Background: an optimization exercise with open tools, aiming at small area and a short achievable clock period. Do not read the settings as production practice. For this run, only the layout was checked, not whether the RTL still works. No activity file was given, so power comes from the tool's default toggle rates.

==> flow/design.v <==
package dds_modulator_pkg;
parameter FCLK_MHZ = 125;
parameter ENABLE_BIT = 0;
parameter DEBUG_BIT = 1;
parameter STATE_BITS = 3;    
parameter CONT_NO_MOD =     3'b?01;    
parameter CONT_MOD_FREC =   3'b111;
parameter CONT_MOD_PHASE =  3'b011;
parameter PULS_NO_MOD =     3'b?00;
parameter PULS_MOD_FREC =   3'b110;
parameter PULS_MOD_PHASE =  3'b010;
parameter PULS_NO_MOD_TB =     3'b000;
parameter CONT_NO_MOD_TB =  3'b001;    
parameter PERIOD_COUNTER_BITS = 15;
parameter PINC_BITS = 30;    
parameter BARKER_2 = 2'b10;
parameter BARKER_3 = 3'b110;
parameter BARKER_4 = 4'b1011;
parameter BARKER_5 = 5'b11101;
parameter BARKER_7 = 7'b1110010;
parameter BARKER_11 = 11'b11100010010;
parameter BARKER_13 = 13'b1111100110101;
parameter PHASE_OFFSET_180 = 536870911;
parameter MAX_DEBUG_PACKETS = 125000;
endpackage
`timescale 1ns / 1ps
import dds_modulator_pkg::*;
module dds_modulator#(parameter PERIOD_COUNTER_BITS = 15, parameter PINC_BITS = 30)(
    input clk_i,
    input resetn_i,
    output dds_en_o,
    output [71:0] m_axis_modulation_tdata,
    output m_axis_modulation_tvalid,
    output m_axis_modulation_tlast,
    input m_axis_modulation_tready,
    input [31:0] config_reg_0,
    input [31:0] config_reg_1,
    input [31:0] config_reg_2,
    input [31:0] config_reg_3,
    input [31:0] config_reg_4,
    input [31:0] config_reg_5
    );
    logic resync;
    logic modulator_en;
    assign modulator_en = config_reg_0[ENABLE_BIT];
    logic dbg_en;
    assign dbg_en = config_reg_0[DEBUG_BIT];
    logic pulsed_mode;
    assign pulsed_mode = config_reg_1[0];
    logic modulation_type;
    assign modulation_type = config_reg_1[2];
    parameter FREQ_MODULATION = 1;
    parameter PHASE_MODULATION = 0;
    logic [STATE_BITS-1:0] state_bits;
    assign  state_bits = config_reg_1[STATE_BITS-1:0];
    logic [PERIOD_COUNTER_BITS-1:0] period;  
    logic [PERIOD_COUNTER_BITS-1:0] tau;  
    assign period = config_reg_2[PERIOD_COUNTER_BITS-1:0];
    assign tau = config_reg_2[PERIOD_COUNTER_BITS-1+16:16];
    logic [29:0] pinc, pinc_low;
    assign pinc = config_reg_3[PINC_BITS-1:0];
    assign pinc_low = config_reg_3[PINC_BITS-1:0];
    logic [PINC_BITS-1:0] barker_subpulse_length;
    logic [PINC_BITS-1:0] pinc_high;
    assign barker_subpulse_length = config_reg_4;
    assign pinc_high = config_reg_4[PINC_BITS-1:0];
    logic [31:0] delta_pinc, barker_seq;
    assign delta_pinc = config_reg_5;
    assign barker_seq = config_reg_5;
    logic [3:0] barker_seq_num;
    assign barker_seq_num = config_reg_5[31:28];
    logic [15:0] barker_sequence;    
    assign barker_sequence = {3'b000, config_reg_5[12:0]};
    logic [29:0] tdata_pinc;
    logic [29:0] tdata_offset;
    logic tvalid;
    logic tlast;
    logic [$clog2(MAX_DEBUG_PACKETS):0] packet_counter;
    logic [PERIOD_COUNTER_BITS-1:0] period_counter_reg, period_counter_next;  
    logic [PERIOD_COUNTER_BITS-1:0] period_counter_stop, pulse_length;   
    logic period_counter_en;
    logic pulse_timeout_n;
    logic [PINC_BITS-1:0] modulation_counter_reg, modulation_counter_next, modulation_counter_start, modulation_counter_stop;
    logic modulation_counter_en;
    logic modulation_counter_counting_subpulse_length;      
    logic [3:0] barker_subpulse_counter_reg, barker_subpulse_counter_next;
    logic barker_subpulse_counter_en;
    always_comb
    begin
        modulation_counter_en = 0;
        modulation_counter_start = 0;
        modulation_counter_stop = 0;
        modulation_counter_counting_subpulse_length = 0;
        barker_subpulse_counter_en = 0;
        period_counter_en = 0;
        period_counter_stop = 0;
        pulse_length = 0;
        tdata_offset = 0;
        tdata_pinc = 0;
        tvalid = 1;
        casez(state_bits)
            3'b?01:  
                begin
                    modulation_counter_en = 0;
                    period_counter_en = 0;
                    tdata_offset = 0;
                    tdata_pinc = pinc;
                end
            CONT_MOD_FREC:
                begin
                    modulation_counter_en = 1;
                    modulation_counter_start = pinc_low;
                    modulation_counter_stop = pinc_high;
                    period_counter_en = 0;
                    tdata_offset = 0;
                    tdata_pinc = modulation_counter_reg;
                end
            CONT_MOD_PHASE:
                begin
                    modulation_counter_en = 1;
                    modulation_counter_start = 0;
                    modulation_counter_stop = barker_subpulse_length;
                    modulation_counter_counting_subpulse_length = 1;
                    barker_subpulse_counter_en = 1;
                    tdata_offset = (barker_sequence[barker_subpulse_counter_reg]) ? 0 : PHASE_OFFSET_180;
                    tdata_pinc = pinc[29:0];
                    period_counter_en = 0;
                end
            3'b?00:  
                begin
                    period_counter_en = 1;
                    modulation_counter_en = 0;
                    period_counter_stop = period;
                    pulse_length = tau;
                    tdata_offset = 0;
                    tdata_pinc = pinc[29:0];
                end
            PULS_MOD_FREC:
                begin
                    period_counter_en = 1;
                    period_counter_stop = period;
                    pulse_length = tau;
                    modulation_counter_en = pulse_timeout_n;
                    modulation_counter_start = pinc_low;
                    modulation_counter_stop = pinc_high;
                    tdata_offset = 0;
                    tdata_pinc = modulation_counter_reg;
                end
            PULS_MOD_PHASE:
                begin
                    period_counter_en = 1;
                    period_counter_stop = period;
                    pulse_length = tau;
                    barker_subpulse_counter_en = pulse_timeout_n;
                    modulation_counter_en = pulse_timeout_n;
                    modulation_counter_start = 0;
                    modulation_counter_stop = barker_subpulse_length;
                    modulation_counter_counting_subpulse_length = 1;
                    tdata_offset = (barker_sequence[barker_subpulse_counter_reg]) ? 0 : PHASE_OFFSET_180;
                    tdata_pinc = pinc[29:0];
                end
            default:
                begin
                    tvalid = 0;
                end    
        endcase
    end
    always_ff @(posedge clk_i)
    begin
        if (resetn_i == 0) period_counter_reg <= 0;
        else period_counter_reg <= period_counter_next;
    end
    always_comb  
    begin 
        if (period_counter_reg == period_counter_stop) period_counter_next = 0;  
        else
        begin
            if (modulator_en & period_counter_en) period_counter_next = period_counter_reg + 1;    
            else    period_counter_next = period_counter_reg;
        end
    end
    assign pulse_timeout_n = pulsed_mode ? 1 : (period_counter_reg < pulse_length);
    logic modulation_counter_expired;
    always_ff @(posedge clk_i)
    begin
        if (resetn_i == 0) begin
            modulation_counter_reg <= modulation_counter_start;
        end
        else begin
            modulation_counter_reg <= modulation_counter_next;
        end
    end
    always_comb
    begin
        modulation_counter_expired = 0;        
        if (modulator_en & modulation_counter_en) begin         
            if (modulation_counter_reg >= modulation_counter_stop) begin     
                modulation_counter_next = modulation_counter_start;
                modulation_counter_expired = 1;                              
            end
            else begin
                modulation_counter_next = modulation_counter_reg + (modulation_counter_counting_subpulse_length ? 1 : delta_pinc); 
            end
        end            
        else    modulation_counter_next = modulation_counter_start;
    end
    always_ff @(posedge clk_i)
    begin
        if (resetn_i == 0) begin
            barker_subpulse_counter_reg <= 0;
        end
        else begin
            if (barker_subpulse_counter_en) begin
                barker_subpulse_counter_reg <= barker_subpulse_counter_next;
            end
            else begin
                barker_subpulse_counter_reg <= 0;
            end
        end
    end
    always_comb
    begin
        if (modulation_counter_expired) begin         
            if (barker_subpulse_counter_reg == barker_seq_num - 1) begin
                barker_subpulse_counter_next = 0;
            end
            else begin
                barker_subpulse_counter_next = barker_subpulse_counter_reg + 1;
            end
        end
        else    barker_subpulse_counter_next = barker_subpulse_counter_reg;
    end
    assign resync = ~pulse_timeout_n & modulator_en;     
    assign dds_en_o = modulator_en;     
    always_ff @(posedge clk_i)
    begin
        if (resetn_i == 0) begin
            packet_counter <= 0;
        end
        else
        begin
            if (m_axis_modulation_tready & modulator_en & dbg_en)
            begin
                if (packet_counter == MAX_DEBUG_PACKETS - 1)
                begin
                    packet_counter <= 0;
                end
                else 
                begin
                    packet_counter <= packet_counter + 1;
                end
            end
            else
            begin
                packet_counter <= 0;
            end
        end
    end
    assign tlast = (packet_counter == MAX_DEBUG_PACKETS - 1) ? 1 : 0;
    assign m_axis_modulation_tdata = {7'b0,resync,2'b00,tdata_offset,2'b00, resync ? 30'b0 : tdata_pinc};
    assign m_axis_modulation_tvalid = tvalid & modulator_en & m_axis_modulation_tready;
    assign m_axis_modulation_tlast = tlast;
endmodule
`timescale 1ns / 1ps
import dds_modulator_pkg::*;
module axi_lite_mm2dds_mod_registers(
    output [31:0] config_reg_0_o,
    output [31:0] config_reg_1_o,
    output [31:0] config_reg_2_o,
    output [31:0] config_reg_3_o,
    output [31:0] config_reg_4_o,
    output [31:0] config_reg_5_o,
    input          S_AXI_CLK,
    input          S_AXI_ARESETN,
    output         S_AXI_AWREADY,
    input   [31:0] S_AXI_AWADDR,
    input          S_AXI_AWVALID,
    output         S_AXI_WREADY,
    input   [31:0] S_AXI_WDATA,
    input   [3:0]  S_AXI_WSTRB,
    input          S_AXI_WVALID,
    input          S_AXI_BREADY,
    output  [1:0]  S_AXI_BRESP,
    output         S_AXI_BVALID,
    output         S_AXI_ARREADY,
    input   [31:0] S_AXI_ARADDR,
    input          S_AXI_ARVALID,
    input          S_AXI_RREADY,
    output  [31:0] S_AXI_RDATA,
    output  [1:0]  S_AXI_RRESP,
    output         S_AXI_RVALID, 
    input logic dbg_tlast
);
localparam ADDR_BITS = 8;
typedef enum logic [1:0] {  WIDLE_S,
                    WDATA_S,
                    WRESP_S
} axi_wstate_e;
typedef enum logic {    RIDLE_S,
                        RDATA_S
} axi_rstate_e;
localparam  REG_0 = 'h0,
            REG_1 = 'h4,
            REG_2 = 'h8,
            REG_3 = 'hc,
            REG_4 = 'h10,
            REG_5 = 'h14;
axi_wstate_e wstate_reg, wstate_next;
logic [ADDR_BITS - 1:0] waddr_reg;
axi_rstate_e rstate_reg, rstate_next;
logic [ADDR_BITS - 1:0] raddr_reg;
logic [31:0] rdata_reg;
assign S_AXI_AWREADY = (wstate_reg == WIDLE_S);
assign S_AXI_WREADY = (wstate_reg == WDATA_S);
assign S_AXI_BVALID = (wstate_reg == WRESP_S);
logic write_address_request;
assign write_address_request = S_AXI_AWREADY && S_AXI_AWVALID;
logic write_data_request;
assign write_data_request = S_AXI_WREADY && S_AXI_WVALID;
assign S_AXI_ARREADY = (rstate_reg == RIDLE_S);
assign S_AXI_RVALID = (rstate_reg == RDATA_S);
logic read_request;
assign read_request = S_AXI_ARREADY && S_AXI_ARVALID;
logic [31:0] config_reg_0;
logic [31:0] config_reg_1;
logic [31:0] config_reg_2;
logic [31:0] config_reg_3;
logic [31:0] config_reg_4;
logic [31:0] config_reg_5;
assign config_reg_0_o = config_reg_0;
assign config_reg_1_o = config_reg_1;
assign config_reg_2_o = config_reg_2;
assign config_reg_3_o = config_reg_3;
assign config_reg_4_o = config_reg_4;
assign config_reg_5_o = config_reg_5;
assign S_AXI_RDATA = rdata_reg;
assign S_AXI_BRESP = 2'b00;
assign S_AXI_RRESP = 2'b00;
always_ff @(posedge S_AXI_CLK)
begin
    if (!S_AXI_ARESETN)
        wstate_reg <= WIDLE_S;
    else
        wstate_reg <= wstate_next;
end
always_comb
begin
    case(wstate_reg)
        WIDLE_S:
            wstate_next = S_AXI_AWVALID ? WDATA_S : WIDLE_S;
        WDATA_S:
            wstate_next = S_AXI_WVALID ? WRESP_S : WDATA_S;
        WRESP_S:
            wstate_next = S_AXI_BREADY ? WIDLE_S : WRESP_S;
        default:
            wstate_next = WIDLE_S;
    endcase
end
always_ff @(posedge S_AXI_CLK)
begin
    if (!S_AXI_ARESETN)
        waddr_reg <= 0;   
    else if (write_address_request)  
        waddr_reg <= S_AXI_AWADDR[ADDR_BITS - 1:0];
    else
        waddr_reg <= waddr_reg;
end
always_ff @(posedge S_AXI_CLK)
begin
    if (!S_AXI_ARESETN)
    begin
        config_reg_0 <= 0;
        config_reg_1 <= 0;
        config_reg_2 <= 0;
        config_reg_3 <= 0;
        config_reg_4 <= 0;
        config_reg_5 <= 0;
    end
    else if (write_data_request) begin
        case(waddr_reg)
            REG_0:
                config_reg_0 <= S_AXI_WDATA;
            REG_1:
                config_reg_1 <= S_AXI_WDATA;
            REG_2:
                config_reg_2 <= S_AXI_WDATA;
            REG_3:
                config_reg_3 <= S_AXI_WDATA;
            REG_4:
                config_reg_4 <= S_AXI_WDATA;
            REG_5:
                config_reg_5 <= S_AXI_WDATA;    
            default:
            begin
                config_reg_0 <= config_reg_0;
                config_reg_1 <= config_reg_1;
                config_reg_2 <= config_reg_2;
                config_reg_3 <= config_reg_3;
                config_reg_4 <= config_reg_4;
                config_reg_5 <= config_reg_5; 
            end
        endcase  
    end
    if (S_AXI_ARESETN && config_reg_0[DEBUG_BIT]) begin
        config_reg_0[DEBUG_BIT] <= ~(config_reg_0[DEBUG_BIT] & dbg_tlast);    
    end
end
always_ff @(posedge S_AXI_CLK)
begin
    if (!S_AXI_ARESETN)
        rstate_reg <= RIDLE_S;
    else
        rstate_reg <= rstate_next;
end
always_comb
begin
    case(rstate_reg)
        RIDLE_S:
            rstate_next = S_AXI_ARVALID ? RDATA_S : RIDLE_S;
        RDATA_S:
            rstate_next = S_AXI_RREADY ? RIDLE_S : RDATA_S;
        default:
            rstate_next = RIDLE_S;
    endcase
end
always_ff @(posedge S_AXI_CLK)
begin
    if (!S_AXI_ARESETN)
        rdata_reg <= 0;
    else if(read_request)
        case(S_AXI_ARADDR[ADDR_BITS - 1:0])
            REG_0:
                rdata_reg <= config_reg_0;
            REG_1:
                rdata_reg <= config_reg_1;
            REG_2:
                rdata_reg <= config_reg_2;
            REG_3:
                rdata_reg <= config_reg_3;
            REG_4:
                rdata_reg <= config_reg_4;
            REG_5:
                rdata_reg <= config_reg_5; 
            default:
                rdata_reg <= 0;
        endcase
end
endmodule
`timescale 1ns / 1ps
module mm2s_dds_modulator(
    input wire          S_AXI_CLK,
    input wire          S_AXI_ARESETN,
    output wire         S_AXI_AWREADY,
    input wire   [31:0] S_AXI_AWADDR,
    input wire          S_AXI_AWVALID,
    output wire         S_AXI_WREADY,
    input wire   [31:0] S_AXI_WDATA,
    input wire   [3:0]  S_AXI_WSTRB,
    input wire          S_AXI_WVALID,
    input wire          S_AXI_BREADY,
    output wire  [1:0]  S_AXI_BRESP,
    output wire         S_AXI_BVALID,
    output wire         S_AXI_ARREADY,
    input wire   [31:0] S_AXI_ARADDR,
    input wire          S_AXI_ARVALID,
    input wire          S_AXI_RREADY,
    output wire  [31:0] S_AXI_RDATA,
    output wire  [1:0]  S_AXI_RRESP,
    output wire         S_AXI_RVALID, 
    output wire dds_en_o,
    output wire [71:0] m_axis_modulation_tdata,
    output wire m_axis_modulation_tvalid,
    output wire m_axis_modulation_tlast,
    input wire m_axis_modulation_tready
);
    wire [31:0] config_reg_0;
    wire [31:0] config_reg_1;
    wire [31:0] config_reg_2;
    wire [31:0] config_reg_3;
    wire [31:0] config_reg_4;
    wire [31:0] config_reg_5;
    dds_modulator modulator(
        .clk_i(S_AXI_CLK),
        .resetn_i(S_AXI_ARESETN),
        .dds_en_o(dds_en_o),
        .m_axis_modulation_tdata(m_axis_modulation_tdata),
        .m_axis_modulation_tvalid(m_axis_modulation_tvalid),
        .m_axis_modulation_tlast(m_axis_modulation_tlast),
        .m_axis_modulation_tready(m_axis_modulation_tready),
        .config_reg_0(config_reg_0),
        .config_reg_1(config_reg_1),
        .config_reg_2(config_reg_2),
        .config_reg_3(config_reg_3),
        .config_reg_4(config_reg_4),
        .config_reg_5(config_reg_5)
    );
    axi_lite_mm2dds_mod_registers registers(
        .config_reg_0_o(config_reg_0),
        .config_reg_1_o(config_reg_1),
        .config_reg_2_o(config_reg_2),
        .config_reg_3_o(config_reg_3),
        .config_reg_4_o(config_reg_4),
        .config_reg_5_o(config_reg_5),
        .S_AXI_CLK(S_AXI_CLK),
        .S_AXI_ARESETN(S_AXI_ARESETN),
        .S_AXI_AWREADY(S_AXI_AWREADY),
        .S_AXI_AWADDR(S_AXI_AWADDR),
        .S_AXI_AWVALID(S_AXI_AWVALID),
        .S_AXI_WREADY(S_AXI_WREADY),
        .S_AXI_WDATA(S_AXI_WDATA),
        .S_AXI_WSTRB(S_AXI_WSTRB),
        .S_AXI_WVALID(S_AXI_WVALID),
        .S_AXI_BREADY(S_AXI_BREADY),
        .S_AXI_BRESP(S_AXI_BRESP),
        .S_AXI_BVALID(S_AXI_BVALID),
        .S_AXI_ARREADY(S_AXI_ARREADY),
        .S_AXI_ARADDR(S_AXI_ARADDR),
        .S_AXI_ARVALID(S_AXI_ARVALID),	
        .S_AXI_RREADY(S_AXI_RREADY),
        .S_AXI_RDATA(S_AXI_RDATA),
        .S_AXI_RRESP(S_AXI_RRESP),
        .S_AXI_RVALID(S_AXI_RVALID),
        .dbg_tlast(m_axis_modulation_tlast)
    );
endmodule
==> flow/run.sh <==
#!/bin/bash
# synth_recipe.tcl (not shown) runs the flow's synth.tcl, then flattens the netlist and writes it again
# the make line also repeats each setting of config.mk as NAME=value (left out here)
make -C /OpenROAD-flow-scripts/flow DESIGN_CONFIG=/design/flow/config.mk WORK_HOME=/design/flow/orfs CLKGATE_MAP_FILE= SYNTH_SCRIPT=/design/flow/synth_recipe.tcl finish
==> flow/config.mk <==
export PLATFORM = sky130hd
export DESIGN_NAME = mm2s_dds_modulator
export DESIGN_NICKNAME = mm2s_dds_modulator
export VERILOG_FILES = /design/flow/design.v
export SDC_FILE = /design/flow/constraint.sdc
export NUM_CORES = 4
export LEC_CHECK = 0
export CAP_MARGIN = 20
export CORE_MARGIN = 2
export CORE_UTILIZATION = 40
export SLEW_MARGIN = 20
==> flow/constraint.sdc <==
create_clock -name core_clock -period 5.5 [get_ports {S_AXI_CLK}]
set_input_delay 1.1000 -clock core_clock [delete_from_list [all_inputs] [get_ports {S_AXI_CLK}]]
set_output_delay 1.1000 -clock core_clock [all_outputs]
set_load 0.01 [all_outputs]
**Nets reached from selected ports**

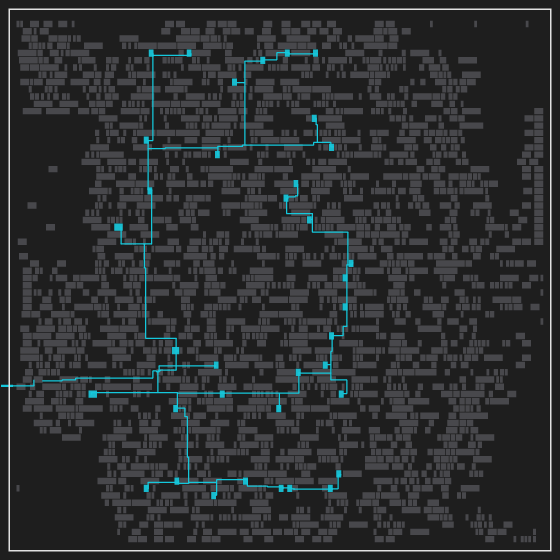
- cyan: S_AXI_ARESETN (direction input; edge west; end cells 36; buffers 2; wire 776 µm)
buffers added on ports: 155
IO Count: 224

**Wires after detailed routing**

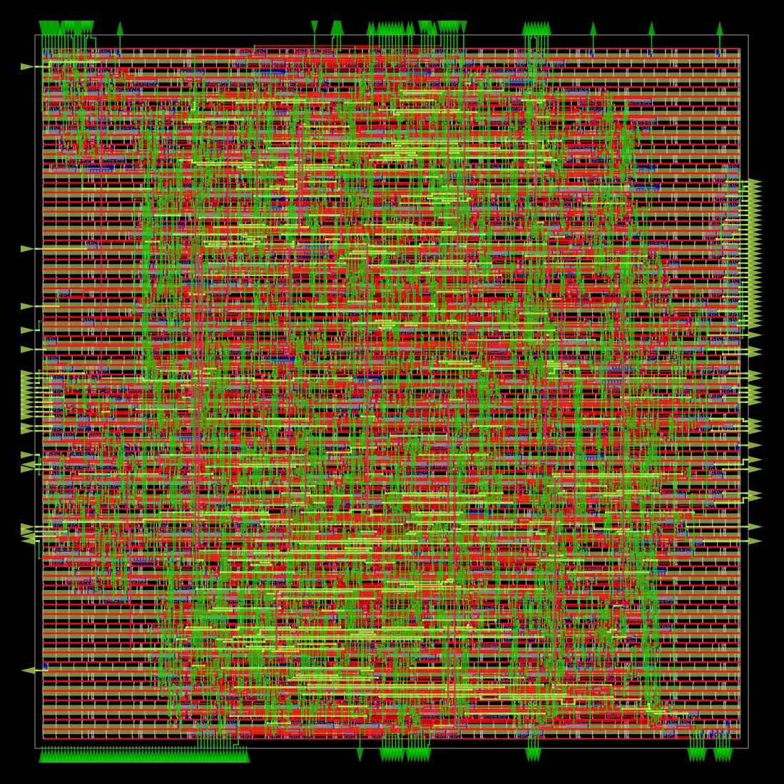
drt total wl: 54,700 µm
per-cell routed wire length: 20.6 µm
met2 WL: 23,900 µm
wl on met1: 24,600 µm
metal3 WL: 4860 µm

**Routed metal, one colour a layer**

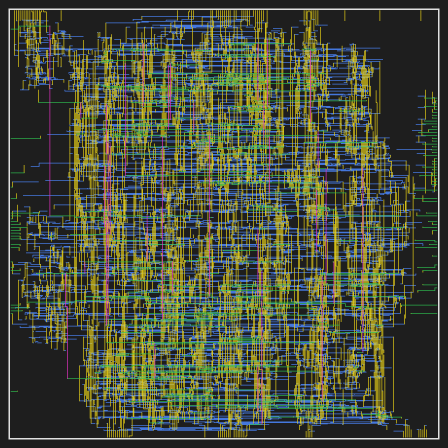
- yellow: metal 2 (wire length 23.9 mm)
- green: metal 3 (wire length 4,860 µm)
- magenta: metal 4 (wire length 1,280 µm)
- blue: metal 1 (wire length 24.6 mm)
GRT Overall Usage: 26.1%
Via Count: 15,087

**Selected gate families**

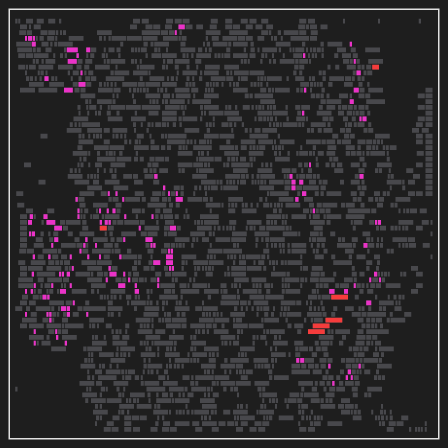
- red: multiplexers (cells 6)
- magenta: NOR gates (cells 139)
multi-input combinational area share: 47.8%
commonest non-fill, non-tap cell in the layout: nand2_1
Post-Layout Cell Count: 2,660

metal layers:
| metal | global-route usage (%) | wire length, µm |
|---|---|---|
| met1 | 36.9 | 24600 |
| met2 | 40.7 | 23900 |
| met3 | 4.94 | 4860 |
| met4 | 6.88 | 1280 |
| met5 | 0 | 0 |
how the worst max path moves through the flow:
stage	start	endpoint	slack, ns
detailed placement	registers.config_reg_1[0]	m_axis_modulation_tdata[29]	1.16
global placement	registers.config_reg_1[0]	m_axis_modulation_tdata[29]	1.15
global route	registers.config_reg_1[0]	m_axis_modulation_tdata[29]	0.38
finish	registers.config_reg_1[0]	m_axis_modulation_tdata[29]	0.61
floorplan	modulator.barker_subpulse_counter_reg[0]	m_axis_modulation_tdata[33]	1.68
CTS	registers.config_reg_1[0]	m_axis_modulation_tdata[29]	0.59
power breakdown:
part	internal [W]	switching (W)
Sequential	0.00222	0.0000290
Clock	0.00143	0.000949
Combinational	0.000108	0.000156
Total	0.00376	0.00113
cells in the mapped netlist (4+ instances only):
master | instances | share of area [%]
o21ai_0 | 86 | 2.7
nor3b_1 | 6 | 0.29
ha_1 | 77 | 6.1
nor2b_1 | 9 | 0.36
nor4bb_1 | 6 | 0.38
a21o_1 | 28 | 1.3
a221oi_1 | 32 | 1.8
o21a_1 | 5 | 0.24
nor3_1 | 16 | 0.51
a21oi_1 | 270 | 8.6
mux4_2 | 4 | 0.57
nand2_1 | 566 | 13
inv_1 | 19 | 0.45
a222oi_1 | 32 | 2.0
buf_4 | 46 | 2.2
and3_1 | 14 | 0.56
and2_1 | 38 | 1.5
clkbuf_1 | 125 | 3.0
nand3_1 | 46 | 1.5
or2_2 | 4 | 0.16
and4_1 | 4 | 0.22
xor2_1 | 24 | 1.3
nand4_1 | 13 | 0.52
nor2_1 | 90 | 2.1
a31oi_1 | 42 | 1.7
o31ai_1 | 7 | 0.33
a211oi_1 | 14 | 0.67
nand3b_1 | 4 | 0.19
nor4_1 | 9 | 0.36
o32ai_1 | 5 | 0.28
dfxtp_1 | 301 | 38
xnor2_1 | 36 | 2.0
nand2b_1 | 22 | 0.87
kinds of logic (layout without fill, tap and decap cells):
family,after synthesis,after routing,share of synthesized area (%)
mux,6,6,0.699
compound gates,555,555,21.6
xor+xnor,60,60,3.34
buf+inv,195,263,5.92
other cells,1,16,0.0238
flops,302,302,38.4
simple gates,862,862,23.8
fa+ha+maj,78,78,6.24
final cells by class:
| class | instances | area (µm²) |
|---|---|---|
| Clock inverter | 9 | 105 |
| Fill cell | 3861 | 20100 |
| Multi-Input combinational cell | 1577 | 8890 |
| Inverter | 20 | 80.1 |
| Clock buffer | 52 | 1060 |
| Tap cell | 518 | 648 |
| Sequential cell | 302 | 6060 |
| Timing Repair Buffer | 182 | 1770 |
worst register-to-register path, delay by kind of cell (launching register included):
family | cells | cell delay [ns]
adders and majority gates | 1 | 0.32
DFF | 1 | 0.72
AOI/OAI and AO/OA | 6 | 1.45
and+or+nand+nor | 4 | 1.50
metrics by stage:
stage / total power (W) / worst slack [ns]
finish: 0.00490 / 0.612
global route: 0.00504 / 0.384
CTS: 0.00493 / 0.585
detailed placement: 0.00256 / 1.16
global placement: 0.00256 / 1.15
floorplan: 0.00241 / 1.68
==> reports/qor.csv <==
stage;metric;value;unit
sta;RSZ-0062 raised after global routing;no;
floorplan;die height;202;µm
critical_path;RR Endpoint;modulator.modulation_counter_reg[23];
layout;nets;2305;
place;HPWL Detailed;37000;µm
synthesis;cells after synthesis;2059;
cts;hold-fix buffers at CTS;0;
floorplan;Die Width;202;µm
place;Routability Congestion;0.880;
critical_path;Arr. time, crit path;3.79;ns
floorplan;Core Region;38700;µm²
hold_path;Hold Crit Depth;1;
grt;initial antenna violation count;1;
sta;Final Hold Viols;0;
place;Placed Cells;2598;
cts;clock sinks;302;
sta;Final min period;4.89;ns
hold_path;HP Class;flop to flop;
run_status;status;finished clean;
critical_path;Worst R2R Path Depth;11;
floorplan;die area;41000;µm²
sta;# setup viols final;0;
floorplan;starting density of the core;40.7;%
layout;Layout area overhead;18.1;%
critical_path;kind of end point of the critical path;output pin;
route;Pre-antenna DRT Iters;10;
sta;Max Slew Vio Count;0;
cts;CTS buffer count;36;
critical_path;Setup CP Type;flop to output pin;
critical_path;Slowest Stage Delay on Critical Path;0.59;ns
place;placed cell areas;17400;µm²
sta;final setup TNS;0;ns
cts;clock latency at the later pin of the worst-skew pair;0.52;ns

==> re-timing with driven ports <==
The flow's constraints put no driver on any port. The routed layout listed below was extracted and timed again, unchanged, in two steps. Step 1 assumes that a clkbuf_16 drives the clock port and a buf_2 every other input. Step 2 adds t to the input delays and takes it off the output delays; t is the mean of the earliest and latest rising clock arrival at the registers after step 1. Input paths then give back, and output paths get back, about the clock's delay inside the block. Slacks: no drivers / after step 1 / after step 2; pairs: no drivers / after step 1.
t, ns: 0.569
setup WS [ns]: 0.612 / 0.560 / 1.129
hold WS [ns]: 0.450 / 0.450 / 0.450
worst setup path after step 2: register to output
slew at the worst register clock pin (ns): 0.06 / 0.06
After both steps this run still meets setup and hold. The setup slack of this run moves by -0.052 ns with the drivers and by +0.517 ns with both steps.
